This design comes from an exercise in tuning for a short achievable clock period and few clock cycles on the open sky130 flow, not from production work. Where RTL was checked, it was by simulation tests only, not by an equivalence proof against the original. Some runs may be left out. An edit can pass the tests and still lose a function that they never use. Only the layout flow was run in run 4; the RTL was not checked for function there. Treat power and IR drop as tool artefacts here; the default activity estimate runs too high for this design.

--- flow/run.sh ---
#!/bin/bash
# synth_recipe.tcl (not shown) runs the flow's synth.tcl, then flattens the netlist and writes it again
# the make line also repeats each setting of config.mk as NAME=value (left out here)
make -C /OpenROAD-flow-scripts/flow DESIGN_CONFIG=/design/flow/config.mk WORK_HOME=/design/flow/orfs CLKGATE_MAP_FILE= SYNTH_SCRIPT=/design/flow/synth_recipe.tcl finish
--- flow/config.mk ---
export PLATFORM = sky130hd
export DESIGN_NAME = risc16
export DESIGN_NICKNAME = risc16
export VERILOG_FILES = /design/flow/design.v
export SDC_FILE = /design/flow/constraint.sdc
export NUM_CORES = 4
export LEC_CHECK = 0
export CAP_MARGIN = 40
export CORE_MARGIN = 2
export CORE_UTILIZATION = 25
export PLACE_DENSITY = 0.5
export SLEW_MARGIN = 20
--- flow/constraint.sdc ---
create_clock -name core_clock -period 12.0 [get_ports {clk}]
set_input_delay 2.4000 -clock core_clock [delete_from_list [all_inputs] [get_ports {clk}]]
set_output_delay 2.4000 -clock core_clock [all_outputs]
set_load 0.01 [all_outputs]
--- flow/design.v ---
`timescale 1ns / 1ps
module mux4x1 (
    input wire [15:0] in0,
    input wire [15:0] in1,
    input wire [15:0] in2,
    input wire [15:0] in3, 
    input wire [1:0] sel,          
    output wire [15:0] out   
);
    assign out = (sel == 2'b00) ? in0 :
                 (sel == 2'b01) ? in1 :
                 (sel == 2'b10) ? in2 :
                                  in3;
endmodule
`timescale 1ns / 1ps
module ProgramCounter (
    input wire clk,               
    input wire reset,              
    input wire PC_enable,             
    input wire [1:0] PC_op,
    input wire [15:0] offset,   
    output reg [15:0] PC_output    
);
    reg [15:0] PC;   
    always @(posedge clk or posedge reset) begin
        if (reset) begin
            PC <= 16'b0;           
        end 
        else if (PC_enable) begin
            case (PC_op)
                2'b00: PC <= PC;     
                2'b01: PC <= PC + 1;        
                2'b10: PC <= PC + 2;      
                2'b11: PC <= PC + offset;   
                default: PC <= PC;          
            endcase
        end
    end
    always @(*) begin
        PC_output = PC;
    end
endmodule
`timescale 1ns / 1ps
module Register_File(
    input [15:0] Write_data,
    input [3:0] Write_reg,
    input reset,
    input Write_enable,
    input [3:0] Read_reg_1,
    input [3:0] Read_reg_2,
    output [15:0] Read_data_1,
    output [15:0] Read_data_2,
    input [3:0] Read_reg_3,
    output [15:0] Read_data_3,
    input clk
    );
    reg [15:0] Register [0:15];
    integer i; 
    always @(posedge clk or posedge reset) begin
        if (reset) begin
            for (i = 0; i < 16; i = i + 1)
                Register[i] <= 16'b0;
        end else if (Write_enable) begin
            Register[Write_reg] <= Write_data;
        end
    end
    assign Read_data_1 = Register[Read_reg_1];
    assign Read_data_2 = Register[Read_reg_2];
    assign Read_data_3 = Register[Read_reg_3];   
endmodule
`timescale 1ns / 1ps
module IR(
        input [15:0] IR_Input,
        output reg [6:0] IR_control,
        output reg [15:0] instruction_datapath,  
        input clk,
        input reset,
        input IR_enable,
        input IR_control_enable,
        output reg [3:0] IR_data1,  
        output reg [3:0] IR_data2,  
        output reg [4:0] IR_opcode  
);
reg [15:0] instruction_control;
always @(posedge clk)
begin
if(reset)
begin
 instruction_control <= 16'b0;
 instruction_datapath <= 16'b0;
end
else if (IR_enable)
begin
  instruction_control  = (IR_control_enable) ? IR_Input : instruction_control;
  instruction_datapath = (IR_control_enable) ? 16'b0 : IR_Input;
end
end
always @(*) begin
  IR_data1 = instruction_control[8:5];
  IR_data2 = instruction_control[4:1];
  IR_opcode = instruction_control[13:9];
  IR_control = instruction_control[15:9];
end
endmodule
`timescale 1ns / 1ps
module ALU_pro(
    input clk,
    input reset,
    input ALU_enable,
    input [4:0] ALU_op,
    input [15:0] A,
    input [15:0] B,
    output reg [15:0]  ALU_out
    );
    reg [15:0] ALU_out_hold;
    always @(posedge clk)
    ALU_out_hold <= ALU_out;
    always @(*)
    begin
    ALU_out = ALU_out_hold;
    if (reset)
    begin
    ALU_out = 16'b0;
    end
    else
    begin
    if(ALU_enable)
    begin
    case (ALU_op)
    5'b00001: ALU_out = A+B;
    5'b00010: ALU_out = A-B;
    5'b00011: ALU_out = A+1;
    5'b00100: ALU_out = A-1;
    5'b00101: ALU_out = A&B;
    5'b00110: ALU_out = A|B;
    5'b00111: ALU_out = ~A;
    5'b00000: ALU_out = A^B;
    5'b01000: ALU_out = A-B;
    5'b01001: ALU_out = A-B;
    5'b01010: ALU_out = A-B;
    default: ALU_out = A;
    endcase
    end
    end
    end
endmodule
`timescale 1ns / 1ps
module Data_memory(
    input enable_read,
    input enable_write,
    input [5:0] address_write,
    input [15:0] data_write,
    input [5:0] address_read,
    output reg [15:0] data_read,
    input [5:0] address_dbg,
    output [15:0] data_dbg,
    input clk,
    input reset
);
    reg [15:0] data_mem [0:63];
    reg [5:0] address_read_reg;
    reg [5:0] address_write_reg;
    integer i;
    always @(posedge clk) begin
        if (reset) begin
            for (i = 0; i < 64; i = i + 1) begin
                data_mem[i] <= 16'b00;
            end
        end else begin
            if (enable_read) begin
                data_read <= data_mem[address_read_reg]; 
            end
            if (enable_write) begin
                data_mem[address_write_reg] <= data_write; 
            end
        end
    end
    assign data_dbg = data_mem[address_dbg];
    always @(*)
    begin
    address_read_reg = address_read;
    address_write_reg = address_write;
    end
endmodule
`timescale 1ns / 1ps
module AC(
    input clk,
    input reset,
    input [15:0] AC_input,
    output [15:0] AC_output,
    input AC_enable
);
    reg [15:0] AC;
    always @(posedge clk) begin
        if (reset)
            AC <= 16'b0;
        else if (AC_enable)
            AC <= AC_input;
    end
    assign AC_output = AC;
endmodule
`timescale 1ns / 1ps
module Flags(
input clk,
input reset,
input [15:0] ALU_out,
input Zero_flag_enable,
output reg Zero_flag
    );
wire zero_next;  
assign zero_next = (ALU_out == 16'b0);
always @(posedge clk or posedge reset) begin
    if (reset)
       Zero_flag <= 1'b0;
    else if (Zero_flag_enable)
        Zero_flag <= zero_next;
end
endmodule
`timescale 1ns / 1ps
module Shifter(
    input [15:0] A,
    output reg [15:0] Shifter_out,
    input  reset,
    input Shifter_enable,
    input [4:0] Shifter_op
    );
    always @(*)
    begin
    if(reset)
    begin
    Shifter_out = 16'b00;
    end
    else
    begin
    if(Shifter_enable)
    begin
    case (Shifter_op)
    5'b10000 : Shifter_out = {A[0],A[15:1]};
    5'b10001 : Shifter_out = {A[14:0],A[15]};
    5'b10010 : Shifter_out = A >> 1;
    5'b10011 : Shifter_out = A << 1;
    5'b10100 : Shifter_out = {A[15],A[15:1]};
    5'b10101 : Shifter_out = A <<< 1;
    default : Shifter_out = A;
    endcase
    end
    else
    begin
    Shifter_out = A;
    end
    end
    end
endmodule
`timescale 1ns / 1ps
module I_memory(
    input [5:0] address_read,
    output reg [15:0] Instruction_out,
    output [5:0] mem_addr,
    input [15:0] mem_data,
    input clk,
    input reset
    );
    assign mem_addr = address_read;
    always @(posedge clk)
    begin
        if (!reset)
        begin
        Instruction_out <= mem_data;
        end
    end
endmodule
`timescale 1ns / 1ps
module ALU_out_pro (                
    input clk,
    input reset,              
    input ALU_out_enable,             
    input [15:0] ALU_out_in,     
    output reg [15:0] ALU_out_out      
);
    reg [15:0] ALU_out_hold;
    always @(posedge clk)
        ALU_out_hold <= ALU_out_out;
    always @(*) begin
        ALU_out_out = ALU_out_hold;
        if (reset) 
            ALU_out_out = 16'b0;                
        else if (ALU_out_enable) 
            ALU_out_out = ALU_out_in;               
    end
endmodule
`timescale 1ns / 1ps
module AR(
    input clk,
    input reset,
    input [15:0] AR_input,
    output [15:0] AR_output,
    input AR_enable
    );
  reg [15:0] AR ;
always@(posedge clk)
begin
if(reset)
begin
AR <= 16'b0;
end
else
begin
if(AR_enable)
begin
AR <= AR_input;
end
else
begin
AR <= AR;
end
end
end
assign AR_output = AR;
endmodule
`timescale 1ns / 1ps
module DataPath(
    input clk,
    input reset,
    input PC_enable,
    input [1:0] PC_op,
    input [1:0] mux1_sel,
    input [1:0] mux2_sel,
    input Reg_Write_enable,
    input IR_enable,
    input IR_control_enable,
    output [6:0] IR_control,
    input ALU_enable,
    input Datamem_enable_read,
    input Datamem_enable_write,
    input AC_enable,
    input Zero_flag_enable,
    output Zero_flag,
    input Shifter_enable,
    input ALU_out_enable,
    input AR_enable,
    output [5:0] imem_addr,
    input [15:0] imem_data,
    input [5:0] dbg_addr,
    output [15:0] dbg_reg,
    output [15:0] dbg_mem
    );
    wire [15:0] Databus1;
    wire [15:0] Databus2;
    wire [15:0] Addressbus;
    wire [15:0] Data_mem_mux1;
    wire [15:0] ALU_Shifter;
    wire [15:0] IR_mux1;
    wire [15:0] I_mem_IR;
    wire [15:0] AC_ALU;
    wire [15:0] Reg_AC;
    wire [15:0] ALU_out_mux2;
    wire [15:0] Reg_mux1; 
    wire [15:0] Shifter_ALU_out;
    wire [15:0] PC_I_memory;
    wire [3:0] IR_Reg1, IR_Reg2;
    wire [4:0] IR_ALU;
    ProgramCounter PC( .clk(clk), .reset(reset), .PC_enable(PC_enable), .PC_op(PC_op), .offset(Databus1), .PC_output(PC_I_memory));
    mux4x1 mux1( .sel(mux1_sel), .in0(Reg_mux1), .in1(Data_mem_mux1), .in2(IR_mux1), .in3(16'b0), .out(Databus1));
    mux4x1 mux2( .sel(mux2_sel), .in0(ALU_out_mux2), .in1(Databus1), .in2(16'b0), .in3(16'b1111111111111111), .out(Databus2));
    Register_File Registers( .clk(clk), .reset(reset), .Write_enable(Reg_Write_enable), .Write_reg(IR_Reg2), .Read_reg_1(IR_Reg1), .Read_reg_2(IR_Reg2), .Write_data(Databus2), .Read_data_1(Reg_mux1), .Read_data_2(Reg_AC), .Read_reg_3(dbg_addr[3:0]), .Read_data_3(dbg_reg));
    IR IR( .clk(clk), .reset(reset), .IR_enable(IR_enable), .IR_control_enable(IR_control_enable), .IR_control(IR_control), .IR_data1(IR_Reg1), .IR_data2(IR_Reg2), .IR_opcode(IR_ALU), .instruction_datapath(IR_mux1), .IR_Input(I_mem_IR));
    ALU_pro ALU( .clk(clk), .reset(reset), .ALU_enable(ALU_enable), .ALU_op(IR_ALU), .A(AC_ALU), .B(Databus1), .ALU_out(ALU_Shifter));
    Data_memory DM( .clk(clk), .reset(reset), .enable_read(Datamem_enable_read), .enable_write(Datamem_enable_write), .address_write(Addressbus[5:0]), .data_write(Databus2), .address_read(Addressbus[5:0]), .data_read(Data_mem_mux1), .address_dbg(dbg_addr), .data_dbg(dbg_mem));
    AC AC( .clk(clk), .reset(reset), .AC_enable(AC_enable), .AC_input(Reg_AC), .AC_output(AC_ALU) );
    Flags Flags( .clk(clk), .reset(reset), .Zero_flag_enable(Zero_flag_enable), .Zero_flag(Zero_flag), .ALU_out(ALU_out_mux2) );
    Shifter Shifter(  .reset(reset), .Shifter_enable(Shifter_enable), .Shifter_op(IR_ALU), .A(ALU_Shifter), .Shifter_out(Shifter_ALU_out));
    I_memory IM( .clk(clk), .reset(reset), .address_read(PC_I_memory[5:0]), .Instruction_out(I_mem_IR), .mem_addr(imem_addr), .mem_data(imem_data) );
    ALU_out_pro ALU_out( .clk(clk), .reset(reset), .ALU_out_enable(ALU_out_enable), .ALU_out_in(Shifter_ALU_out), .ALU_out_out(ALU_out_mux2));
    AR AR( .clk(clk), .reset(reset), .AR_enable(AR_enable), .AR_input(Databus1), .AR_output(Addressbus));
    endmodule
`timescale 1ns / 1ps
module Control_unit(
    input clk,
    input reset,
    output reg PC_enable,
    output reg [1:0] PC_op,
    output reg [1:0] mux1_sel,
    output reg [1:0] mux2_sel,
    output reg Reg_Write_enable,
    output reg IR_enable,
    output reg IR_control_enable,
    input [6:0] IR_control,
    output reg ALU_enable,
    output reg Datamem_enable_read,
    output reg Datamem_enable_write,
    output reg AC_enable,
    output reg Zero_flag_enable,
    input  Zero_flag,
    output reg Shifter_enable,
    output reg ALU_out_enable,
    output reg AR_enable,
    output halted
    );
    parameter Fetch = 3'b000;
    parameter Decode = 3'b001;
    parameter Decode2 = 3'b010;
    parameter Execute1 = 3'b011;
    parameter Execute2 = 3'b100;
    parameter Wait1 = 3'b101;
    parameter Wait2 = 3'b110;
    parameter Wait3 = 3'b111;
    parameter Direct = 2'b00;
    parameter Indirect = 2'b01;
    parameter Immediate = 2'b10;
    reg [2:0] state;
    reg [2:0] Next_state;
    reg [4:0] opcode;
    reg [1:0] addressing_mode;
    reg execute;
    reg fetch;
    reg PC_enable_hold;
    reg [1:0] PC_op_hold;
    reg [1:0] mux1_sel_hold;
    reg [1:0] mux2_sel_hold;
    reg Reg_Write_enable_hold;
    reg IR_enable_hold;
    reg IR_control_enable_hold;
    reg ALU_enable_hold;
    reg Datamem_enable_read_hold;
    reg Datamem_enable_write_hold;
    reg AC_enable_hold;
    reg Zero_flag_enable_hold;
    reg Shifter_enable_hold;
    reg ALU_out_enable_hold;
    reg AR_enable_hold;
    reg [2:0] Next_state_hold;
    reg [4:0] opcode_hold;
    reg [1:0] addressing_mode_hold;
    reg execute_hold;
    reg fetch_hold;
    always@(posedge clk)
    begin
    PC_enable_hold <= PC_enable;
    PC_op_hold <= PC_op;
    mux1_sel_hold <= mux1_sel;
    mux2_sel_hold <= mux2_sel;
    Reg_Write_enable_hold <= Reg_Write_enable;
    IR_enable_hold <= IR_enable;
    IR_control_enable_hold <= IR_control_enable;
    ALU_enable_hold <= ALU_enable;
    Datamem_enable_read_hold <= Datamem_enable_read;
    Datamem_enable_write_hold <= Datamem_enable_write;
    AC_enable_hold <= AC_enable;
    Zero_flag_enable_hold <= Zero_flag_enable;
    Shifter_enable_hold <= Shifter_enable;
    ALU_out_enable_hold <= ALU_out_enable;
    AR_enable_hold <= AR_enable;
    Next_state_hold <= Next_state;
    opcode_hold <= opcode;
    addressing_mode_hold <= addressing_mode;
    execute_hold <= execute;
    fetch_hold <= fetch;
    end
    assign halted = (state == Decode) &&
                    (((IR_control[6:5] == Indirect) && (IR_control[4:3] != 2'b00)) ||
                     ((IR_control[6:5] == Direct) && (IR_control[4:2] == 3'b111)));
    always@(posedge clk or posedge reset)
    begin
    if(reset)
    begin
    state <= Fetch;
    end
    else
    begin
    state <= Next_state;
    end
    end
    always@(*)
    begin
    PC_enable = PC_enable_hold;
    PC_op = PC_op_hold;
    mux1_sel = mux1_sel_hold;
    mux2_sel = mux2_sel_hold;
    Reg_Write_enable = Reg_Write_enable_hold;
    IR_enable = IR_enable_hold;
    IR_control_enable = IR_control_enable_hold;
    ALU_enable = ALU_enable_hold;
    Datamem_enable_read = Datamem_enable_read_hold;
    Datamem_enable_write = Datamem_enable_write_hold;
    AC_enable = AC_enable_hold;
    Zero_flag_enable = Zero_flag_enable_hold;
    Shifter_enable = Shifter_enable_hold;
    ALU_out_enable = ALU_out_enable_hold;
    AR_enable = AR_enable_hold;
    Next_state = Next_state_hold;
    opcode = opcode_hold;
    addressing_mode = addressing_mode_hold;
    execute = execute_hold;
    fetch = fetch_hold;
    case(state)
    Wait1:begin
            PC_op=2'b00;
            Next_state = Wait2;
         end
    Wait2:begin
            Next_state = Decode;
          end       
    Wait3:begin
            case(addressing_mode)
                Direct:begin
                            casez(opcode)
                            5'b01???:begin
                                        mux2_sel = 2'b00;
                                        Reg_Write_enable = 1'b1;
                                        Next_state = Fetch;                           
                                     end
                            endcase
                       end
                Immediate:begin
                            casez(opcode)
                            5'b00???:begin
                                        mux2_sel = 2'b00;
                                        Reg_Write_enable = 1'b1;
                                        Next_state = Fetch;                           
                                     end
                            5'b11011:begin
                                        Next_state = Fetch;
                                     end
                            5'b11000:begin
                                        Next_state = Fetch;
                                     end
                            default:begin
                                    Next_state = Fetch;
                                    end
                        endcase
                          end
            default:begin
                        Next_state = Fetch;
                    end
            endcase    
          end
    Fetch: begin
            PC_enable=1'b0;
            PC_op=2'b0;
            mux1_sel=2'b11;
            mux2_sel=2'b11;
            Reg_Write_enable=1'b0;
            IR_enable=1'b0;
            IR_control_enable=1'b1;
            ALU_enable=1'b0;
            Datamem_enable_read=1'b0;
            Datamem_enable_write=1'b0;
            AC_enable=1'b0;
            Zero_flag_enable=1'b0;
            Shifter_enable=1'b0;
            ALU_out_enable=1'b0;
            AR_enable=1'b0;
            PC_enable = 1'b1;
            PC_op = 2'b01;
            IR_control_enable = 1'b1;
            IR_enable = 1'b1;
            execute = 1'b0;  
            fetch = 1'b0;  
            Next_state = Wait1;
            end
    Decode:begin
            addressing_mode = IR_control[6:5];
            opcode = IR_control[4:0];
            case(addressing_mode)
            Indirect:begin
                        casez(opcode)
                        5'b00???:begin
                                    mux1_sel = 2'b00;
                                    AR_enable = 1'b1;
                                    Datamem_enable_read = 1'b1;
                                    AC_enable = 1'b1;
                                    Next_state = Execute1;
                                 end
                        endcase
                     end
            Direct:begin
                        casez(opcode)
                        5'b01???:begin
                                    AC_enable = 1'b1;
                                    mux1_sel = 2'b00;
                                    Next_state = Execute1;
                                 end
                        5'b10???:begin
                                    AC_enable = 1'b1;
                                    mux1_sel = 2'b00;
                                    Next_state = Execute1;
                                 end
                        5'b00???:begin
                                    AC_enable = 1'b1;
                                    mux1_sel = 2'b00;
                                    Next_state = Execute1;
                                 end
                        5'b01100:begin
                                    mux2_sel = 2'b11;
                                    Reg_Write_enable = 1'b1;
                                    Next_state = Fetch;
                                 end
                        5'b01011:begin
                                    mux1_sel = 2'b11;
                                    mux2_sel = 2'b01;
                                    Reg_Write_enable = 1'b1;
                                    Next_state = Fetch;
                                 end
                        5'b01010:begin
                                    AC_enable = 1'b1;
                                    mux1_sel = 2'b00;
                                    ALU_enable = 1'b1;
                                    ALU_out_enable = 1'b1;
                                    Zero_flag_enable=1'b1;
                                    Next_state = Execute1;
                                 end
                        5'b11011:begin
                                    mux1_sel = 2'b00;
                                    mux2_sel = 2'b01;
                                    PC_enable = 1'b1;
                                    PC_op = 2'b11;
                                    Next_state = Fetch;
                                 end
                        5'b11010:begin
                                    mux1_sel = 2'b00;
                                    mux2_sel = 2'b01;
                                    Reg_Write_enable = 1'b1;
                                    Next_state = Fetch;
                                 end
                        5'b11000:begin
                                    mux1_sel = 2'b00;
                                    AR_enable = 1'b1;
                                    Datamem_enable_read = 1'b1;
                                    Next_state = Execute1;
                                 end
                        5'b11001:begin
                                    AC_enable = 1'b1;
                                    mux1_sel = 2'b00;
                                    AR_enable = 1'b1;
                                    Next_state = Execute1;
                                 end                        
                        endcase
                   end
            Immediate:begin
                        casez(opcode)
                        5'b00???:begin
                                    PC_enable = 1'b1;
                                    PC_op = 2'b01;
                                    AC_enable = 1'b1;
                                    Next_state = Execute1;
                                 end
                        5'b01010:begin
                                    PC_enable = 1'b1;
                                    PC_op = 2'b01;
                                    AC_enable = 1'b1;
                                    Next_state = Execute1;
                                 end
                        5'b11011:begin
                                    PC_enable = 1'b1;
                                    PC_op = 2'b01;
                                    Next_state = Execute1;                                   
                                 end
                        5'b11000:begin
                                    PC_enable = 1'b1;
                                    PC_op = 2'b01;
                                    Next_state = Execute1;
                                 end
                        default:begin
                                    Next_state = Fetch;
                                end
                        endcase   
                      end
            default:begin
                        Next_state = Fetch;
                    end
            endcase
           end  
    Execute1:begin
            case(addressing_mode)
                Indirect:begin
                            casez(opcode)
                            5'b00???:begin
                                        mux1_sel = 2'b01;
                                        ALU_enable = 1'b1;
                                        ALU_out_enable = 1'b1;
                                        Next_state = Execute2;
                                     end
                            endcase
                         end
                Direct:begin
                        casez(opcode)
                        5'b01???:begin
                                    ALU_enable = 1'b1;
                                    ALU_out_enable = 1'b1;
                                    PC_enable = 1'b0;
                                    Next_state = Execute2;
                                 end 
                        5'b10???:begin
                                    Shifter_enable=1'b1;
                                    ALU_enable = 1'b1;
                                    ALU_out_enable = 1'b1;
                                    mux2_sel = 2'b00;
                                    Reg_Write_enable = 1'b1;
                                    Next_state = Fetch;
                                 end                                       
                        5'b00???:begin
                                    ALU_enable = 1'b1;
                                    ALU_out_enable = 1'b1;
                                    mux2_sel = 2'b00;
                                    Reg_Write_enable = 1'b1;
                                    Next_state = Fetch;
                                 end 
                        5'b01010:begin
                                    Zero_flag_enable=1'b1;
                                    Next_state = Wait3;
                                 end
                        5'b11000:begin
                                    mux1_sel = 2'b01;
                                    mux2_sel = 2'b01;
                                    Reg_Write_enable = 1'b1;
                                    Next_state = Fetch;
                                 end
                        5'b11001:begin
                                    ALU_enable = 1'b1;
                                    ALU_out_enable = 1'b1;
                                    mux2_sel = 2'b00;
                                    Datamem_enable_write = 1'b1;
                                    Next_state = Fetch;
                                 end 
                        endcase
                   end
                Immediate:begin
                        casez(opcode)
                            5'b00???:begin
                                        PC_op = 2'b00;
                                        Next_state = Execute2;                           
                                     end
                            5'b01010:begin
                                        PC_op = 2'b00;
                                        IR_enable=1'b1;
                                        Next_state = Execute2;                                       
                                     end
                            5'b11011:begin
                                        PC_op = 2'b00;
                                        IR_enable=1'b1;
                                        Next_state = Execute2;                                        
                                     end
                            5'b11000:begin
                                        PC_op = 2'b00;
                                        IR_enable=1'b1;
                                        Next_state = Execute2;
                                     end
                            default:begin
                                    Next_state = Fetch;
                                    end
                        endcase
                          end
            default:begin
                        Next_state = Fetch;
                    end
            endcase
            end 
    Execute2:begin
            case(addressing_mode)
                Direct:begin
                            casez(opcode)
                            5'b01???:begin
                                        Next_state = Wait3;
                                     end
                            endcase
                       end
                Indirect:begin
                            casez(opcode)
                            5'b00???:begin
                                        mux2_sel = 2'b00;
                                        Reg_Write_enable = 1'b1;
                                        Next_state = Fetch;
                                     end
                            endcase
                     end
                Immediate:begin
                        casez(opcode)
                            5'b00???:begin
                                        mux1_sel = 2'b10;
                                        ALU_enable = 1'b1;
                                        IR_control_enable = 1'b0;
                                        ALU_out_enable = 1'b1;
                                        Next_state = Wait3;
                                     end
                            5'b01010:begin
                                        IR_control_enable = 1'b0;
                                        mux1_sel = 2'b10;
                                        ALU_enable = 1'b1;
                                        ALU_out_enable = 1'b1;
                                        Zero_flag_enable=1'b0;
                                        Next_state = Wait3;
                                     end
                            5'b11011:begin
                                        IR_control_enable = 1'b0;
                                        mux1_sel = 2'b10;
                                        PC_enable = 1'b1;
                                        PC_op = 2'b11;
                                        Next_state = Wait3;
                                     end
                            5'b11000:begin
                                        IR_control_enable = 1'b0;
                                        mux1_sel = 2'b10;
                                        mux2_sel = 2'b01;
                                        Reg_Write_enable = 1'b1;
                                        Next_state = Wait3;    
                                     end
                            default:begin
                                        Next_state = Fetch;
                                    end
                        endcase
                          end
            default:begin
                        Next_state = Fetch;
                    end
            endcase
             end
     endcase
    end
endmodule
`timescale 1ns / 1ps
module risc16(
    input clk,
    input reset,
    output [5:0] imem_addr,
    input [15:0] imem_data,
    output halted,
    input [5:0] dbg_addr,
    output reg [15:0] dbg_reg,
    output reg [15:0] dbg_mem
    );
    wire PC_enable;
    wire [1:0] PC_op;
    wire [1:0] mux1_sel;
    wire [1:0] mux2_sel;
    wire Reg_Write_enable;
    wire IR_enable;
    wire IR_control_enable;
    wire [6:0] IR_control;
    wire ALU_enable;
    wire Datamem_enable_read;
    wire Datamem_enable_write;
    wire AC_enable;
    wire Zero_flag_enable;
    wire Zero_flag;
    wire Shifter_enable;
    wire ALU_out_enable;
    wire AR_enable;
    wire [15:0] reg_value;
    wire [15:0] mem_value;
    DataPath body( .clk(clk),
                   .reset(reset),
                   .PC_enable(PC_enable),
                   .PC_op(PC_op),
                   .mux1_sel(mux1_sel),
                   .mux2_sel(mux2_sel),
                   .Reg_Write_enable(Reg_Write_enable),
                   .IR_enable(IR_enable),
                   .IR_control_enable(IR_control_enable),
                   .IR_control(IR_control),
                   .ALU_enable(ALU_enable),
                   .Datamem_enable_read(Datamem_enable_read),
                   .Datamem_enable_write(Datamem_enable_write),
                   .AC_enable(AC_enable),
                   .Zero_flag_enable(Zero_flag_enable),
                   .Zero_flag(Zero_flag),
                   .Shifter_enable(Shifter_enable),
                   .ALU_out_enable(ALU_out_enable),
                   .AR_enable(AR_enable),
                   .imem_addr(imem_addr),
                   .imem_data(imem_data),
                   .dbg_addr(dbg_addr),
                   .dbg_reg(reg_value),
                   .dbg_mem(mem_value) );
    Control_unit brain( .clk(clk),
                        .reset(reset),
                        .PC_enable(PC_enable),
                        .PC_op(PC_op), .mux1_sel(mux1_sel),
                        .mux2_sel(mux2_sel),
                        .Reg_Write_enable(Reg_Write_enable),
                        .IR_enable(IR_enable),
                        .IR_control_enable(IR_control_enable),
                        .IR_control(IR_control),
                        .ALU_enable(ALU_enable),
                        .Datamem_enable_read(Datamem_enable_read),
                        .Datamem_enable_write(Datamem_enable_write),
                        .AC_enable(AC_enable),
                        .Zero_flag_enable(Zero_flag_enable),
                        .Zero_flag(Zero_flag),
                        .Shifter_enable(Shifter_enable),
                        .ALU_out_enable(ALU_out_enable),
                        .AR_enable(AR_enable),
                        .halted(halted));
    always @(posedge clk)
    begin
        dbg_reg <= reg_value;
        dbg_mem <= mem_value;
    end
endmodule
Fig. 1: run 1, static IR drop
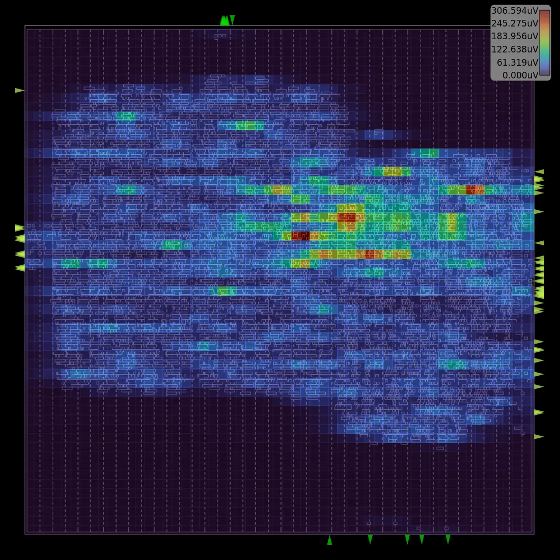

Fig. 2: run 1, a small window of the routed layout
Region (262, 262) to (292, 292) um. Cells in gray, sequential cells in the stronger gray; small squares are vias.
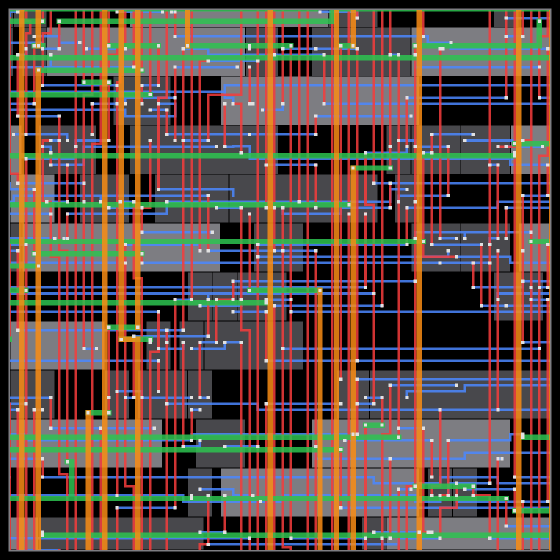
- green: metal 3
- red: metal 2
- blue: metal 1
- orange: metal 4
- most frequent: nand2_1 (9), edfxtp_1 (8), buf_4 (5)
- sequential cells in the window: 8
- netlist names of flops here include: body.DM.data_mem (8)
- cells with their middle in the window: 42

Fig. 3: run 1, the worst timing path
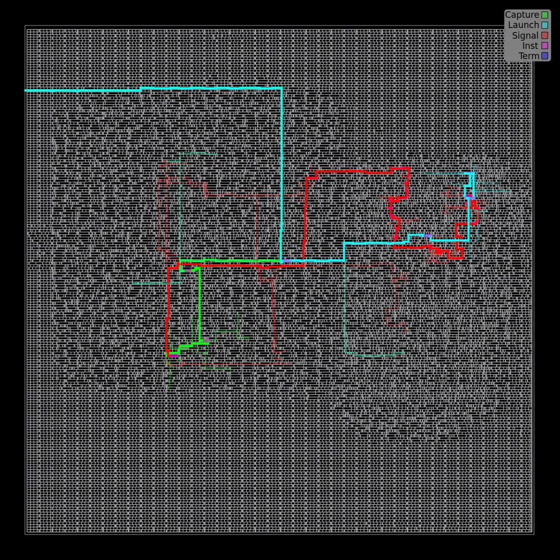
post-route worst setup slack: 2740 ps
Non-Filler Instances: 10600

==> run notes, run 1 <==
- Combinational family with the most area after synthesis: compound AO/OA/AOI/OAI gates
- Uppermost routed layer: met5
- Outcome: finished clean
- Initial DRC count: a little under 10000
- Post-CTS setup buffers: 0
- Routed Antenna Nets: 0
- Simple-gate portion of the synthesized area: between 10% and 20%
- DR vias/cell: 5.90
- Crit Path Category: flip-flop to flip-flop
- Setup crit end kind: flip-flop
- Core ar.: ~300000 sq um
- Deepest clock path buffer count: 4
- Row count: between 200 and 250
- XOR/XNOR Fraction of Synth Area: less than 1%
- R2r endpoint: body.DM.data_mem[54][13]
- Final Wtd Congestion: between 0.9 and 1
- Post-cts sizing count: 0
- H-Tree Depth: 4
- Leading cell kind: registers
- Max-cap violations: 0
- Commonest non-fill, non-tap cell in the layout: edfxtp_1
- Clk cell area share: under 10%
- Well Taps: roughly 4000
- Netlist cell types: between 90 and 100
- Initial Util: 25.2%
- Final core utilization: 29.4%
- Gr usage total: 21.0%
- Most used flip-flop cell after synthesis: edfxtp_1
Testbench counts for the RTL of run 1, summed over its fixed seeds: cycles 420,570.
## Run 2: files that changed since run 1, shown whole
removed: flow/run.sh
==> flow/design.v <==
module risc16(
    input clk,
    input reset,
    output [5:0] imem_addr,
    input [15:0] imem_data,
    output halted,
    input [5:0] dbg_addr,
    output reg [15:0] dbg_reg,
    output reg [15:0] dbg_mem
    );
    reg [5:0] pc;
    reg [5:0] pc1;           
    wire [5:0] pc2 = pc1 + 6'd1;
    reg [5:0] ar;
    reg hlt;
    reg rst_q;               
    reg        ir_v;
    reg [3:0]  d_rd;
    reg [15:0] d_rs_oh, d_rd_oh;
    reg [5:0]  ps6;          
    reg        whit_s;       
    reg        hz_s, hz_d;   
    reg        c_halt, c_load, c_store, c_jreg, c_alu_m, c_jimm, c_two, c_we_reg, c_noe;
    reg        c_pass;       
    reg        b_l, b_i, b_in, b_m, b_mn, b_r, b_rn, b_one;
    reg        c_fb;         
    reg        c_inv, c_cin, c_sum, c_xor, c_and, c_shr, c_shl, c_fr0, c_fr15, c_fl15;
    reg [15:0] e_wen;        
    reg        e_we_reg;
    reg        e_we_mem;
    reg [5:0]  e_maddr;
    reg [15:0] e_a, e_b;
    reg        e_fa, e_fb;   
    reg        e_inv, e_cin;
    reg        e_sum, e_xor, e_and, e_shr, e_shl;
    reg        e_fr0, e_fr15, e_fl15;
    reg [15:0] r_last;       
    reg [15:0] r_last_n;     
    assign imem_addr = pc;
    assign halted = hlt;
    wire [15:0] rf [0:15];
    wire [15:0] dm [0:63];
    wire [15:0] e_res;
    wire [15:0] e_av = e_fa ? r_last : e_a;
    wire [15:0] e_bv = e_fb ? (e_inv ? r_last_n : r_last) : e_b;
    genvar gi;
    generate
        for (gi = 0; gi < 16; gi = gi + 1) begin : g_rf
            reg [15:0] r;
            always @(posedge clk or posedge reset)
                if (reset) r <= 16'd0;
                else if (e_wen[gi]) r <= e_res;
            assign rf[gi] = r;
        end
        for (gi = 0; gi < 64; gi = gi + 1) begin : g_dm
            reg [15:0] m;
            always @(posedge clk)
                if (rst_q) m <= 16'd0;
                else if (e_we_mem && e_maddr == gi) m <= e_av;
            assign dm[gi] = m;
        end
    endgenerate
    wire [15:0] e_p = e_av ^ e_bv;
    wire [15:0] e_g = e_av & e_bv;
    wire [15:0] g0 = {e_g[15:1], e_g[0] | (e_p[0] & e_cin)};
    wire [15:0] p0 = e_p;
    wire [15:0] g1 = {g0[15:1] | (p0[15:1] & g0[14:0]), g0[0]};
    wire [15:0] p1 = {p0[15:1] & p0[14:0], p0[0]};
    wire [15:0] g2 = {g1[15:2] | (p1[15:2] & g1[13:0]), g1[1:0]};
    wire [15:0] p2 = {p1[15:2] & p1[13:0], p1[1:0]};
    wire [15:0] g3 = {g2[15:4] | (p2[15:4] & g2[11:0]), g2[3:0]};
    wire [15:0] p3 = {p2[15:4] & p2[11:0], p2[3:0]};
    wire [15:0] g4 = {g3[15:8] | (p3[15:8] & g3[7:0]), g3[7:0]};
    wire [15:0] e_add = e_p ^ {g4[14:0], e_cin};
    wire e_fr = (e_fr0 & e_av[0]) | (e_fr15 & e_av[15]);
    wire e_fl = e_fl15 & e_av[15];
    assign e_res = ({16{e_sum}} & e_add)
                 | ({16{e_xor}} & e_p)
                 | ({16{e_and}} & e_g)
                 | ({16{e_shr}} & {e_fr, e_av[15:1]})
                 | ({16{e_shl}} & {e_av[14:0], e_fl});
    reg [15:0] rs_v, rd_v;
    integer k;
    always @(*) begin
        rs_v = 16'd0; rd_v = 16'd0;
        for (k = 0; k < 16; k = k + 1) begin
            rs_v = rs_v | ({16{d_rs_oh[k]}} & rf[k]);
            rd_v = rd_v | ({16{d_rd_oh[k]}} & rf[k]);
        end
    end
    wire [5:0] rs6 = whit_s ? r_last[5:0] : ps6;
    wire [15:0] mv_l = (e_we_mem && e_maddr == ar) ? e_av : dm[ar];
    wire [15:0] mv_m = (e_we_mem && e_maddr == ps6) ? e_av : dm[ps6];
    wire stall = ir_v && ((c_alu_m || c_jreg || c_store) && hz_s || c_alu_m && whit_s);
    wire [15:0] b_n = ({16{b_l}} & mv_l)
                    | ({16{b_i}} & imem_data) | ({16{b_in}} & ~imem_data)
                    | ({16{b_m}} & mv_m) | ({16{b_mn}} & ~mv_m)
                    | ({16{b_r}} & rs_v) | ({16{b_rn}} & ~rs_v)
                    | {16{b_one}};
    wire [15:0] w = imem_data;
    wire [1:0] f_mode = w[15:14];
    wire [4:0] f_op = w[13:9];
    wire [2:0] f_o = f_op[2:0];
    wire [3:0] f_rs = w[8:5], f_rd = w[4:1];
    wire f_m00 = f_mode == 2'b00, f_m01 = f_mode == 2'b01, f_m10 = f_mode == 2'b10;
    wire f_halt  = (f_m01 && f_op[4:3] != 2'b00) || (f_m00 && f_op[4:2] == 3'b111);
    wire f_alu_r = f_m00 && f_op[4:3] == 2'b00;
    wire f_sub_r = f_m00 && f_op[4:3] == 2'b01 && f_o <= 3'd2;
    wire f_shift = f_m00 && f_op[4:3] == 2'b10 && f_o <= 3'd5;
    wire f_load  = f_m00 && f_op == 5'b11000;
    wire f_store = f_m00 && f_op == 5'b11001;
    wire f_move  = f_m00 && f_op == 5'b11010;
    wire f_jreg  = f_m00 && f_op == 5'b11011;
    wire f_alu_m = f_m01 && f_op[4:3] == 2'b00;
    wire f_alu_i = f_m10 && f_op[4:3] == 2'b00;
    wire f_ldi   = f_m10 && f_op == 5'b11000;
    wire f_jimm  = f_m10 && f_op == 5'b11011;
    wire f_two   = f_alu_i || f_ldi || f_jimm || (f_m10 && f_op == 5'b01010);
    wire f_alu   = f_alu_r || f_alu_m || f_alu_i;
    wire f_we_reg = f_alu || f_sub_r || f_shift || f_load || f_move || f_ldi;
    wire f_noe   = !(f_we_reg || f_store);
    wire f_pass  = f_load || f_move || f_ldi;
    wire f_cst0  = f_alu && f_o == 3'd3;                     
    wire f_cst1  = f_alu && (f_o == 3'd4 || f_o == 3'd7);    
    wire f_var   = f_alu && !f_cst0 && !f_cst1;              
    wire f_sub   = (f_alu && f_o == 3'd2) || f_sub_r;
    reg [5:0] ps6_f;
    always @(*) begin
        ps6_f = 6'd0;
        for (k = 0; k < 16; k = k + 1)
            ps6_f = ps6_f | ({6{f_rs == k}} & rf[k][5:0]);
    end
    wire d_take = ir_v && (c_jreg || c_two);      
    wire d_goes = ir_v && !stall && !c_halt;       
    always @(posedge clk or posedge reset) begin
        if (reset) begin
            pc <= 6'd1; pc1 <= 6'd2; ar <= 6'd0; hlt <= 1'b0; ir_v <= 1'b0;
            whit_s <= 1'b0; hz_s <= 1'b0; hz_d <= 1'b0;
            e_wen <= 16'd0; e_we_reg <= 1'b0; e_we_mem <= 1'b0;
        end else if (!hlt) begin
            e_wen <= d_goes && c_we_reg ? d_rd_oh : 16'd0;
            e_we_reg <= d_goes && c_we_reg;
            e_we_mem <= d_goes && c_store;
            if (d_goes && c_load) ar <= mv_l[5:0];
            else if (d_goes && c_alu_m) ar <= mv_m[5:0];
            else if (d_goes && c_store) ar <= rs6;
            if (ir_v && c_halt) begin
                hlt <= 1'b1;
            end else if (stall) begin
                whit_s <= hz_s; hz_s <= 1'b0; hz_d <= 1'b0;
            end else begin
                if (d_take) begin
                    ir_v <= 1'b0;
                    if (c_jreg) begin pc <= pc + rs6; pc1 <= pc1 + rs6; end
                    else if (c_jimm) begin pc <= pc1 + w[5:0]; pc1 <= pc2 + w[5:0]; end
                    else begin pc <= pc1; pc1 <= pc2; end
                end else begin
                    ir_v <= 1'b1;
                    pc <= pc1; pc1 <= pc2;
                    if (f_halt && (!ir_v || c_noe)) hlt <= 1'b1;
                end
                whit_s <= e_we_reg && e_wen[f_rs];
                hz_s <= d_goes && c_we_reg && d_rd == f_rs;
                hz_d <= d_goes && c_we_reg && d_rd == f_rd;
            end
        end
    end
    always @(posedge clk) begin
        if (!hlt) begin
            if (e_we_reg) begin r_last <= e_res; r_last_n <= ~e_res; end
            if (d_goes) begin
                e_maddr <= rs6;
                e_a <= c_pass ? 16'd0 : rd_v; e_b <= b_n;
                e_fa <= !c_pass && hz_d; e_fb <= c_fb && hz_s;
                e_inv <= c_inv; e_cin <= c_cin;
                e_sum <= c_sum; e_xor <= c_xor; e_and <= c_and; e_shr <= c_shr; e_shl <= c_shl;
                e_fr0 <= c_fr0; e_fr15 <= c_fr15; e_fl15 <= c_fl15;
            end
            if (!(ir_v && c_halt)) begin
                if (stall) begin
                    ps6 <= rs6;
                end else begin
                    d_rd <= f_rd;
                    for (k = 0; k < 16; k = k + 1) begin
                        d_rs_oh[k] <= f_rs == k;
                        d_rd_oh[k] <= f_rd == k;
                    end
                    ps6 <= ps6_f;
                    c_halt <= f_halt; c_load <= f_load; c_store <= f_store; c_jreg <= f_jreg;
                    c_alu_m <= f_alu_m; c_jimm <= f_jimm; c_two <= f_two; c_we_reg <= f_we_reg;
                    c_noe <= f_noe; c_pass <= f_pass;
                    b_l  <= f_load;
                    b_i  <= f_ldi || (f_alu_i && f_var && !f_sub);
                    b_in <= f_alu_i && f_var && f_sub;
                    b_m  <= f_alu_m && f_var && !f_sub;
                    b_mn <= f_alu_m && f_var && f_sub;
                    b_r  <= f_move || (f_alu_r && f_var && !f_sub);
                    b_rn <= f_sub_r || (f_alu_r && f_var && f_sub);
                    b_one <= f_cst1;
                    c_fb <= f_move || f_sub_r || (f_alu_r && f_var);
                    c_inv <= f_sub;
                    c_cin <= (f_alu && (f_o == 3'd2 || f_o == 3'd3)) || f_sub_r;
                    c_sum <= (f_alu && (f_o == 3'd1 || f_o == 3'd2 || f_o == 3'd3 || f_o == 3'd4)) || f_sub_r;
                    c_xor <= (f_alu && (f_o == 3'd0 || f_o == 3'd7 || f_o == 3'd6)) || f_pass;
                    c_and <= f_alu && (f_o == 3'd5 || f_o == 3'd6);
                    c_shr <= f_shift && (f_o == 3'd0 || f_o == 3'd2 || f_o == 3'd4);
                    c_shl <= f_shift && (f_o == 3'd1 || f_o == 3'd3 || f_o == 3'd5);
                    c_fr0 <= f_o == 3'd0; c_fr15 <= f_o == 3'd4; c_fl15 <= f_o == 3'd1;
                end
            end
        end
    end
    reg [15:0] dbg_reg_n, dbg_mem_n;
    always @(*) begin
        dbg_reg_n = 16'd0; dbg_mem_n = 16'd0;
        for (k = 0; k < 16; k = k + 1)
            dbg_reg_n = dbg_reg_n | ({16{dbg_addr[3:0] == k}} & rf[k]);
        for (k = 0; k < 64; k = k + 1)
            dbg_mem_n = dbg_mem_n | ({16{dbg_addr == k}} & dm[k]);
    end
    always @(posedge clk) begin
        rst_q <= reset;
        dbg_reg <= dbg_reg_n;
        dbg_mem <= dbg_mem_n;
    end
endmodule
==> flow/flow/run.sh <==
#!/bin/bash
set -uo pipefail
MARGIN=${MARGIN:-8.3}
bash standard.sh "SETUP_SLACK_MARGIN=$MARGIN" \
    "BUFFER_PORTS_ARGS=-buffer_cell sky130_fd_sc_hd__buf_4" finish > standard.log 2>&1
status=$?
cp orfs/logs/*/risc16/base/*.log . 2>/dev/null || true
exit $status
==> flow/standard.sh <==
#!/bin/bash
# synth_recipe.tcl (not shown) runs the flow's synth.tcl, then flattens the netlist and writes it again
# the make line also repeats each setting of config.mk as NAME=value (left out here)
make -C /OpenROAD-flow-scripts/flow DESIGN_CONFIG=/design/flow/config.mk WORK_HOME=/design/flow/orfs CLKGATE_MAP_FILE= SYNTH_SCRIPT=/design/flow/synth_recipe.tcl "${@:-finish}"
==> flow/config.mk <==
export PLATFORM = sky130hd
export DESIGN_NAME = risc16
export DESIGN_NICKNAME = risc16
export VERILOG_FILES = /design/flow/design.v
export SDC_FILE = /design/flow/constraint.sdc
export NUM_CORES = 4
export LEC_CHECK = 0
export CAP_MARGIN = 40
export CELL_PAD_IN_SITES_GLOBAL_PLACEMENT = 2
export CORE_MARGIN = 2
export CORE_UTILIZATION = 28
export PLACE_DENSITY = 0.5
export SLEW_MARGIN = 20
Fig. 4: run 2, met3 routing
The bar under the picture is 200 um long.
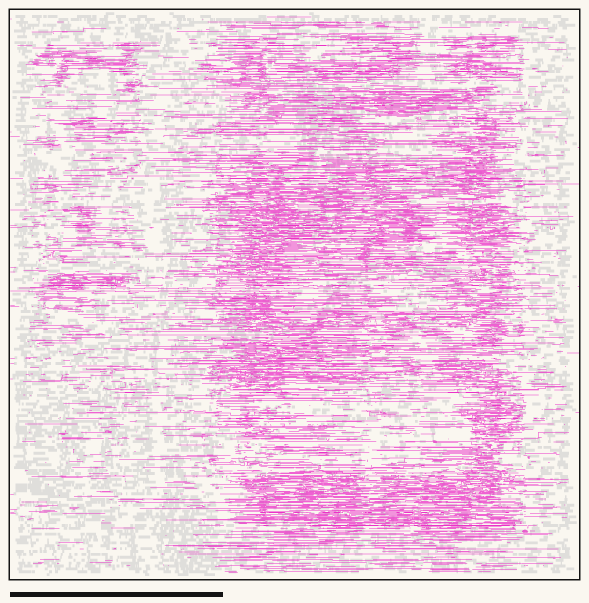
- wire length on this layer: 109 mm
- main direction: horizontal
- longest straight run: 281 um
- share of all routed wire: 14%

==> run notes, run 2 <==
- Global-route wire length before repair: about 1000000 um
- Clk cell area share: between 6 and 7%
- Total wire length: between 700000 and 800000 um
- Netlist cell types: between 80 and 90
- DR vias/cell: between 7 and 8
- Simple-gate portion of the synthesized area: a little under a fifth
- Avg Cell Area, Syn: 8.63 sq um
- WL/cell: 59.0 um
- Die area: roughly 290000 sq um
- Commonest non-fill, non-tap cell in the layout: nor2_1
- Largest regs: g_dm.m x1024, g_rf.r x256
- Combinational family with the most area after synthesis: compound AO/OA/AOI/OAI gates
- XOR/XNOR Fraction of Synth Area: 0.521%
- Initial Util: about 28%
- Outcome: finished clean
- Well Taps: approximately 3700
- Leading cell kind: multi-input combinational cells
- Initial DRC count: between 20000 and 25000
- Non-clock buffers, area share: 11.4%
- Yosys top cell area share: between 20% and 30%
- Uppermost routed layer: met5
- Setup crit end kind: flip-flop
- Deepest clock path buffer count: 4
- Largest reg by FF count: g_dm.m
- Most used flip-flop cell after synthesis: dfxtp_1
- Max-cap violations: 0
- R2r endpoint: e_b[10]
- Final Wtd Congestion: ~1.1
- WHS: 422 ps
- Crit Path Category: flip-flop to flip-flop
- Core ar.: between 200000 and 300000 sq um
- H-Tree Depth: 4
- Gr usage total: between 50% and 60%
- Fin. max-slew vios: 0
- Cells after Synth: slightly above 9000
- Slew HR: between 20 and 30%
- Post-CTS setup buffers: between 150 and 200
Testbench counts for the RTL of run 2, summed over its fixed seeds: cycles 98,151.
Fig. 5: run 2, the worst timing path
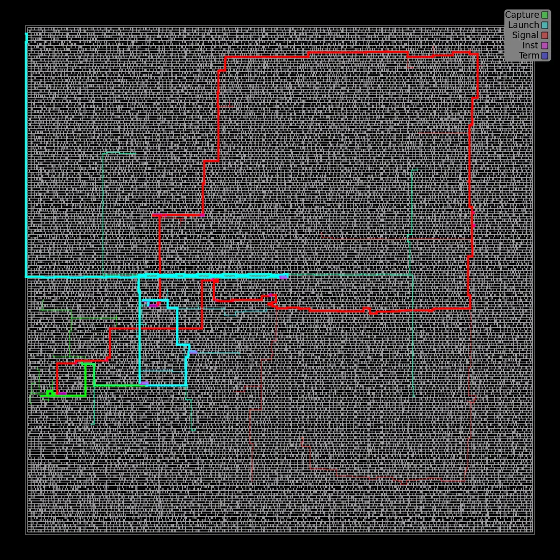
post-route worst setup slack: 8040 ps
final core utilization: 36.6%
Non-Filler Instances: 13400

==> run 2 -> run 3 <==
==> flow/run.sh (new file) <==
#!/bin/bash
# synth_recipe.tcl (not shown) runs the flow's synth.tcl, then flattens the netlist and writes it again
# the make line also repeats each setting of config.mk as NAME=value (left out here)
make -C /OpenROAD-flow-scripts/flow DESIGN_CONFIG=/design/flow/config.mk WORK_HOME=/design/flow/orfs CLKGATE_MAP_FILE= SYNTH_SCRIPT=/design/flow/synth_recipe.tcl finish
==> flow/config.mk (replaced) <==
export PLATFORM = sky130hd
export DESIGN_NAME = risc16
export DESIGN_NICKNAME = risc16
export VERILOG_FILES = /design/flow/design.v
export SDC_FILE = /design/flow/constraint.sdc
export NUM_CORES = 4
export LEC_CHECK = 0
export ABC_CLOCK_PERIOD_IN_PS = 4000
export CAP_MARGIN = 40
export CORE_MARGIN = 2
export CORE_UTILIZATION = 25
export PLACE_DENSITY = 0.5
export SETUP_SLACK_MARGIN = 5
export SLEW_MARGIN = 20
removed: flow/flow/run.sh
removed: flow/standard.sh
Fig. 6: run 3, the worst timing path
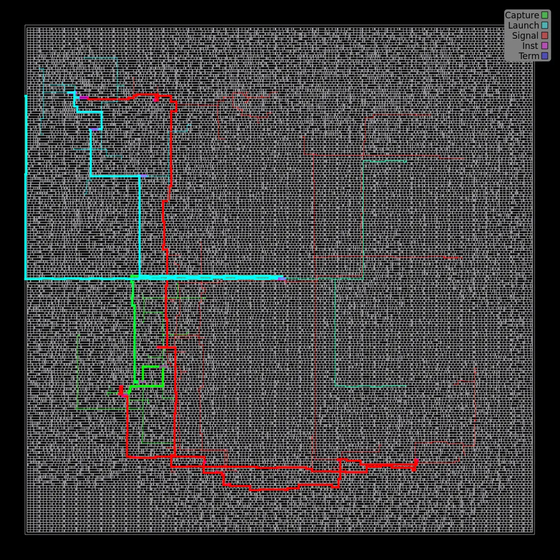
Setup TNS Final: 0 ps
Non-Filler Instances: 13600

==> run notes, run 3 <==
- Outcome: complete, but fails checks
- SO Viols: antenna violations
- Netlist cell types: between 80 and 90
- Deepest clock path buffer count: 4
- Yosys top cell area share: a little over a quarter
- Simple-gate portion of the synthesized area: a little under a fifth
- Post-route worst setup slack: ~6400 ps
- Combinational family with the most area after synthesis: compound AO/OA/AOI/OAI gates
- Die area: 321000 sq um
- Post-cts sizing count: 0
- H-Tree Depth: 4
- Gr usage total: about half
- Setup crit end kind: flip-flop
- Cells after Synth: just over 9000
- Uppermost routed layer: met5
- Core ar.: around 310000 sq um
- Max-cap violations: 0
- Global-route wire length before repair: approximately 1000000 um
- Initial DRC count: approximately 20000
- R2r endpoint: e_b[8]
- Commonest non-fill, non-tap cell in the layout: nor2_1
- Final core utilization: a little under a third
- Final Wtd Congestion: 1.11
- WL/cell: ~61 um
- Leading cell kind: multi-input combinational cells
- WHS: around 420 ps
- Fin. max-slew vios: 0
- Routed Antenna Nets: 1
- Total wire length: approximately 840000 um
- XOR/XNOR Fraction of Synth Area: 0.521%
Fig. 7: run 3, a small window of the routed layout
Region (268, 268) to (298, 298) um. Cells in gray, sequential cells in the stronger gray; small squares are vias.
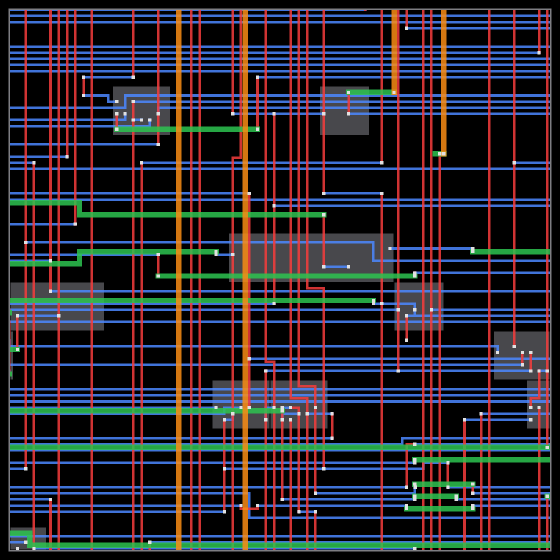
- red: metal 2
- green: metal 3
- orange: metal 4
- blue: metal 1
- cells with their middle in the window: 8
- most frequent: a221oi_1 (2), a22o_1 (2)
- sequential cells in the window: 0

==> run 4: a larger rewrite; changed files in full <==
==> flow/design.v <==
module risc16(
    input clk,
    input reset,
    output [5:0] imem_addr,
    input [15:0] imem_data,
    output halted,
    input [5:0] dbg_addr,
    output reg [15:0] dbg_reg,
    output reg [15:0] dbg_mem
    );
    reg [5:0] pc;
    reg [5:0] ar;
    reg [15:0] ir;
    reg ir_v;
    reg hlt;
    reg        e_we_reg;
    reg [3:0]  e_rd;
    reg        e_we_mem;
    reg [5:0]  e_maddr;
    reg [15:0] e_a, e_b;
    reg        e_cin;
    reg        e_sum, e_xor, e_and, e_or, e_shr, e_shl;
    reg        e_fr0, e_fr15, e_fl15;
    assign imem_addr = pc;
    assign halted = hlt;
    wire [15:0] rf [0:15];
    wire [15:0] dm [0:63];
    wire [15:0] e_res;
    genvar gi;
    generate
        for (gi = 0; gi < 16; gi = gi + 1) begin : g_rf
            reg [15:0] r;
            always @(posedge clk or posedge reset)
                if (reset) r <= 16'd0;
                else if (e_we_reg && e_rd == gi) r <= e_res;
            assign rf[gi] = r;
        end
        for (gi = 0; gi < 64; gi = gi + 1) begin : g_dm
            reg [15:0] m;
            always @(posedge clk or posedge reset)
                if (reset) m <= 16'd0;
                else if (e_we_mem && e_maddr == gi) m <= e_a;
            assign dm[gi] = m;
        end
    endgenerate
    wire [15:0] e_add = e_a + e_b + {15'd0, e_cin};
    wire e_fr = (e_fr0 & e_a[0]) | (e_fr15 & e_a[15]);
    wire e_fl = e_fl15 & e_a[15];
    assign e_res = ({16{e_sum}} & e_add)
                 | ({16{e_xor}} & (e_a ^ e_b))
                 | ({16{e_and}} & (e_a & e_b))
                 | ({16{e_or}}  & (e_a | e_b))
                 | ({16{e_shr}} & {e_fr, e_a[15:1]})
                 | ({16{e_shl}} & {e_a[14:0], e_fl});
    wire [1:0] mode = ir[15:14];
    wire [4:0] op   = ir[13:9];
    wire [3:0] rs   = ir[8:5];
    wire [3:0] rd   = ir[4:1];
    wire [2:0] o    = op[2:0];
    wire m00 = mode == 2'b00, m01 = mode == 2'b01, m10 = mode == 2'b10;
    wire d_halt   = (m01 && op[4:3] != 2'b00) || (m00 && op[4:2] == 3'b111);
    wire d_alu_r  = m00 && op[4:3] == 2'b00;           
    wire d_sub_r  = m00 && op[4:3] == 2'b01 && o <= 3'd2;    
    wire d_shift  = m00 && op[4:3] == 2'b10 && o <= 3'd5;
    wire d_load   = m00 && op == 5'b11000;
    wire d_store  = m00 && op == 5'b11001;
    wire d_move   = m00 && op == 5'b11010;
    wire d_jreg   = m00 && op == 5'b11011;
    wire d_alu_m  = m01 && op[4:3] == 2'b00;           
    wire d_alu_i  = m10 && op[4:3] == 2'b00;           
    wire d_ldi    = m10 && op == 5'b11000;
    wire d_jimm   = m10 && op == 5'b11011;
    wire d_two    = d_alu_i || d_ldi || d_jimm || (m10 && op == 5'b01010);
    wire d_alu    = d_alu_r || d_alu_m || d_alu_i;
    wire d_we_reg = d_alu || d_sub_r || d_shift || d_load || d_move || d_ldi;
    wire d_noe    = !(d_we_reg || d_store);           
    wire fwd_s = e_we_reg && e_rd == rs;
    wire fwd_d = e_we_reg && e_rd == rd;
    wire [15:0] rs_v = fwd_s ? e_res : rf[rs];
    wire [15:0] rd_v = fwd_d ? e_res : rf[rd];
    wire [5:0] mra = d_load ? ar : rf[rs][5:0];
    wire [15:0] mv = (e_we_mem && e_maddr == mra) ? e_a : dm[mra];
    wire stall = ir_v && d_alu_m && fwd_s;
    wire [15:0] y = d_alu_i ? imem_data : d_alu_m ? mv : rs_v;
    wire d_cin = d_alu && (o == 3'd2 || o == 3'd3) || d_sub_r;
    reg [15:0] b_n;
    always @(*) begin
        if (d_load) b_n = mv;
        else if (d_move) b_n = rs_v;
        else if (d_ldi) b_n = imem_data;
        else if (d_sub_r) b_n = ~rs_v;
        else case (o)
            3'd2: b_n = ~y;
            3'd3: b_n = 16'h0000;
            3'd4, 3'd7: b_n = 16'hffff;
            default: b_n = y;
        endcase
    end
    wire [15:0] a_n = (d_load || d_move || d_ldi) ? 16'd0 : rd_v;
    wire f_halt = (imem_data[15:14] == 2'b01 && imem_data[13:12] != 2'b00) ||
                  (imem_data[15:14] == 2'b00 && imem_data[13:11] == 3'b111);
    wire d_take = ir_v && (d_jreg || d_two);        
    always @(posedge clk or posedge reset) begin
        if (reset) begin
            pc <= 6'd1; ar <= 6'd0; ir <= 16'd0; ir_v <= 1'b0; hlt <= 1'b0;
            e_we_reg <= 1'b0; e_rd <= 4'd0; e_we_mem <= 1'b0; e_maddr <= 6'd0;
            e_a <= 16'd0; e_b <= 16'd0; e_cin <= 1'b0;
            e_sum <= 1'b0; e_xor <= 1'b0; e_and <= 1'b0; e_or <= 1'b0; e_shr <= 1'b0; e_shl <= 1'b0;
            e_fr0 <= 1'b0; e_fr15 <= 1'b0; e_fl15 <= 1'b0;
        end else if (!hlt) begin
            if (!ir_v || stall || d_halt) begin
                e_we_reg <= 1'b0; e_we_mem <= 1'b0;
            end else begin
                e_we_reg <= d_we_reg; e_we_mem <= d_store;
                e_rd <= rd; e_maddr <= rs_v[5:0];
                e_a <= a_n; e_b <= b_n; e_cin <= d_cin;
                e_sum <= d_alu && (o == 3'd1 || o == 3'd2 || o == 3'd3 || o == 3'd4) || d_sub_r;
                e_xor <= d_alu && (o == 3'd0 || o == 3'd7);
                e_and <= d_alu && o == 3'd5;
                e_or  <= d_alu && o == 3'd6 || d_load || d_move || d_ldi;
                e_shr <= d_shift && (o == 3'd0 || o == 3'd2 || o == 3'd4);
                e_shl <= d_shift && (o == 3'd1 || o == 3'd3 || o == 3'd5);
                e_fr0 <= o == 3'd0; e_fr15 <= o == 3'd4; e_fl15 <= o == 3'd1;
            end
            if (ir_v && !stall && (d_load || d_alu_m)) ar <= mv[5:0];
            else if (ir_v && d_store) ar <= rs_v[5:0];
            if (ir_v && d_halt) begin
                hlt <= 1'b1;
            end else if (stall) begin
            end else if (d_take) begin
                ir_v <= 1'b0;
                if (d_jreg) pc <= pc + rs_v[5:0];
                else if (d_jimm) pc <= pc + 6'd1 + imem_data[5:0];
                else pc <= pc + 6'd1;
            end else begin
                ir <= imem_data; ir_v <= 1'b1;
                pc <= pc + 6'd1;
                if (f_halt && (!ir_v || d_noe)) hlt <= 1'b1;
            end
        end
    end
    always @(posedge clk) begin
        dbg_reg <= rf[dbg_addr[3:0]];
        dbg_mem <= dm[dbg_addr];
    end
endmodule
==> flow/config.mk <==
export PLATFORM = sky130hd
export DESIGN_NAME = risc16
export DESIGN_NICKNAME = risc16
export VERILOG_FILES = /design/flow/design.v
export SDC_FILE = /design/flow/constraint.sdc
export NUM_CORES = 4
export LEC_CHECK = 0
export ABC_CLOCK_PERIOD_IN_PS = 3000
export CAP_MARGIN = 40
export CORE_MARGIN = 2
export CORE_UTILIZATION = 25
export PLACE_DENSITY = 0.5
export SETUP_SLACK_MARGIN = 5
export SLEW_MARGIN = 20
Fig. 8: run 4, met3 routing
The bar under the picture is 200 um long.
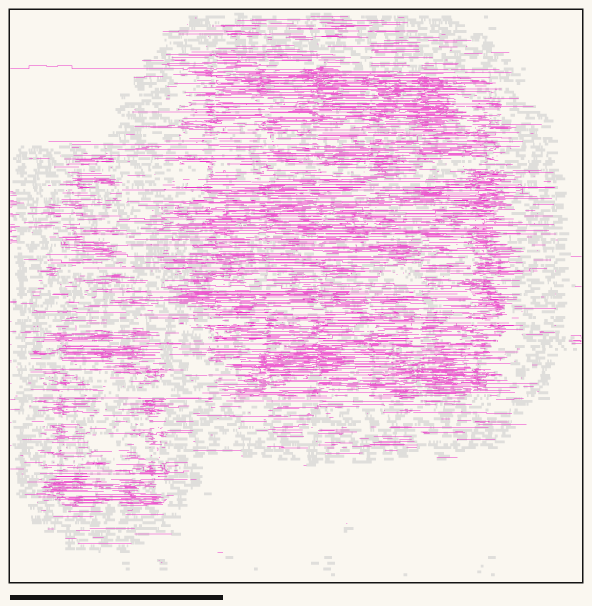
- main direction: horizontal
- wire length on this layer: 68.3 mm
- longest straight run: 321 um
- share of all routed wire: 13%
met3 usage: 13.7%
total wire length: 536000 um
vias: 76200

==> run notes, run 4 <==
- Outcome: finished clean
- WHS: roughly 500 ps
- Global-route wire length before repair: about 700000 um
- Non-clock buffers, area share: between 5 and 6%
- WL/cell: 46.8 um
- Non-Filler Instances: 11500
- Setup crit end kind: flip-flop
- Gr usage total: ~36%
- Deepest clock path buffer count: 4
- Final core utilization: between 30% and 40%
- Most used flip-flop cell after synthesis: dfrtp_1
- Post-route worst setup slack: about 4900 ps
- Cells after Synth: roughly 7500
- Post-cts sizing count: 11
- Clk cell area share: between 7 and 8%
- Fin. max-slew vios: 0
- Yosys top cell area share: between 40% and 50%
- Netlist cell types: between 100 and 150
- Core ar.: 284000 sq um
- Crit Path Category: flip-flop to flip-flop
- Max-cap violations: 0
- Slew HR: between 10 and 15%
- Setup TNS Final: 0 ps
- Die area: ~290000 sq um
- DR vias/cell: ~6.6
- Uppermost routed layer: met5
- R2r endpoint: e_b[15]
- Initial DRC count: about 15000
- Initial Util: about a quarter
- H-Tree Depth: 4
- Largest reg by FF count: g_dm.m
Fig. 9: run 4, static IR drop
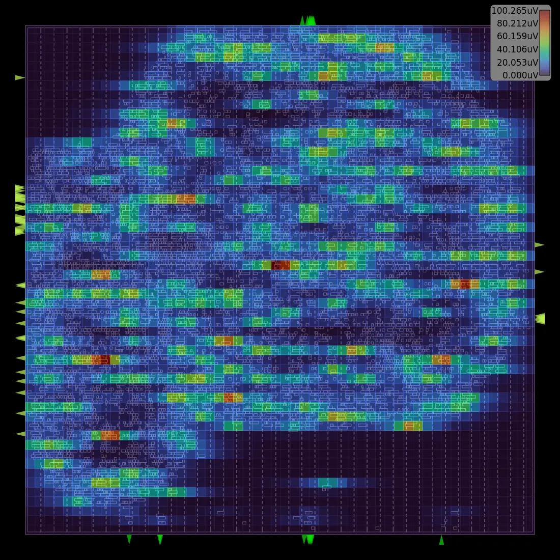


==> gallery <==
Routed metal, one color a layer.
The bar under the picture is 200 um long.
(a)
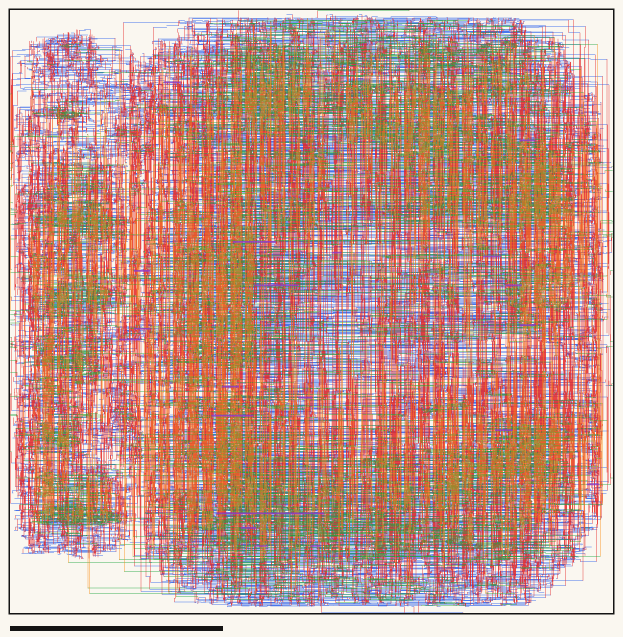
(b)
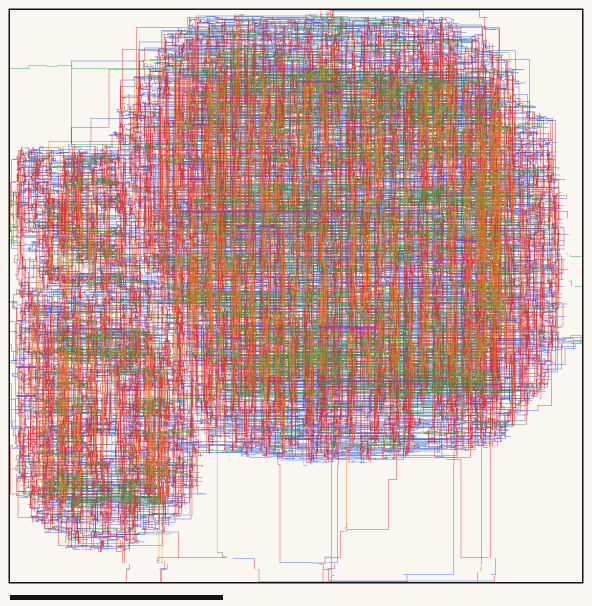
(c)
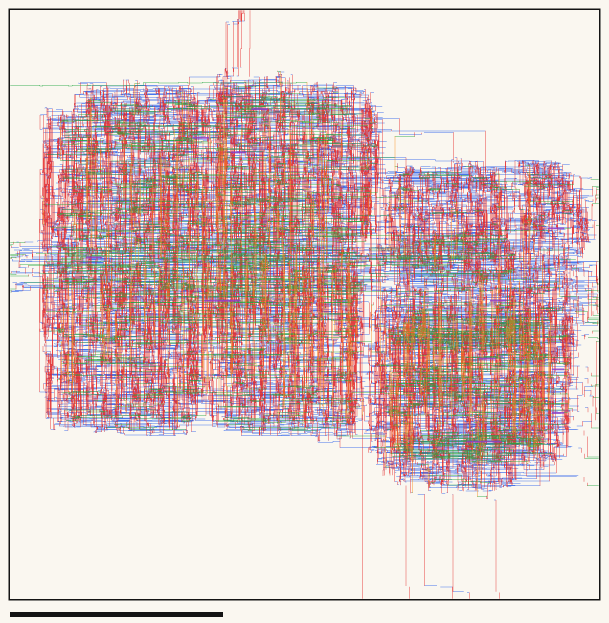
(d)
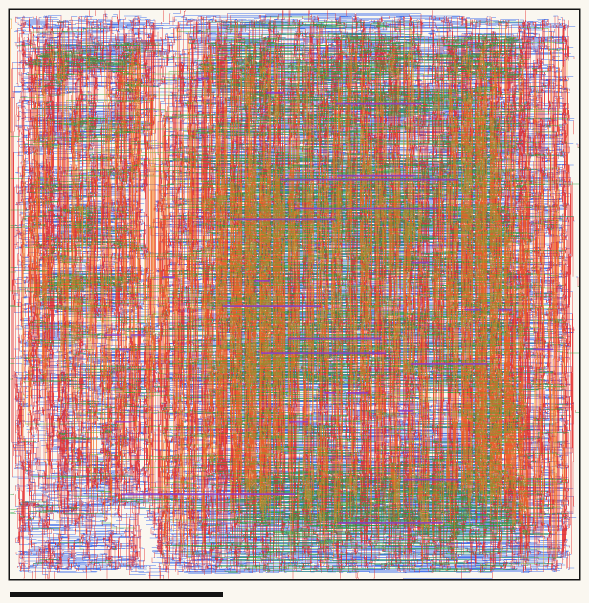
(a) comes from run 3.
(d) comes from run 2.
(c) comes from run 1.
(b) comes from run 4.
The one with the least wire is (c).

-- port drivers added, routing unchanged --
No port has a modelled driver above. Below, the same layouts with a new extraction and two added sets of constraints.
Step 1: set_driving_cell puts a clkbuf_16 on clk and a buf_2 on each other input, an assumption about the parent block.
Step 2 adds t to the input delays and takes it off the output delays; t is the mean of the earliest and latest rising clock arrival at the registers after step 1. Input paths then give back, and output paths get back, about the clock's delay inside the block.
Three values: ideal ports, drivers, drivers and shift; two values: the first two.
run | t (ns) | setup slack, ns | worst hold slack (ns) | worst register clock-pin slew, ns | cell pins on the clock port's net
run 1 | 0.923 | 2.736 / 2.736 / 2.736 | 0.458 / 0.458 / 0.458 | 0.07 / 0.07 | 1
run 2 | 1.036 | 8.044 / 7.932 / 7.159 | 0.422 / 0.422 / 0.422 | 0.08 / 0.08 | 1
run 3 | 1.059 | 6.352 / 6.352 / 5.760 | 0.417 / 0.417 / 0.417 | 0.08 / 0.08 | 1
run 4 | 0.956 | 4.945 / 4.945 / 4.945 | 0.488 / 0.488 / 0.488 | 0.07 / 0.07 | 1
The setup slack of run 2, which loses most, moves by -0.112 ns with the drivers and by -0.885 ns with both steps.
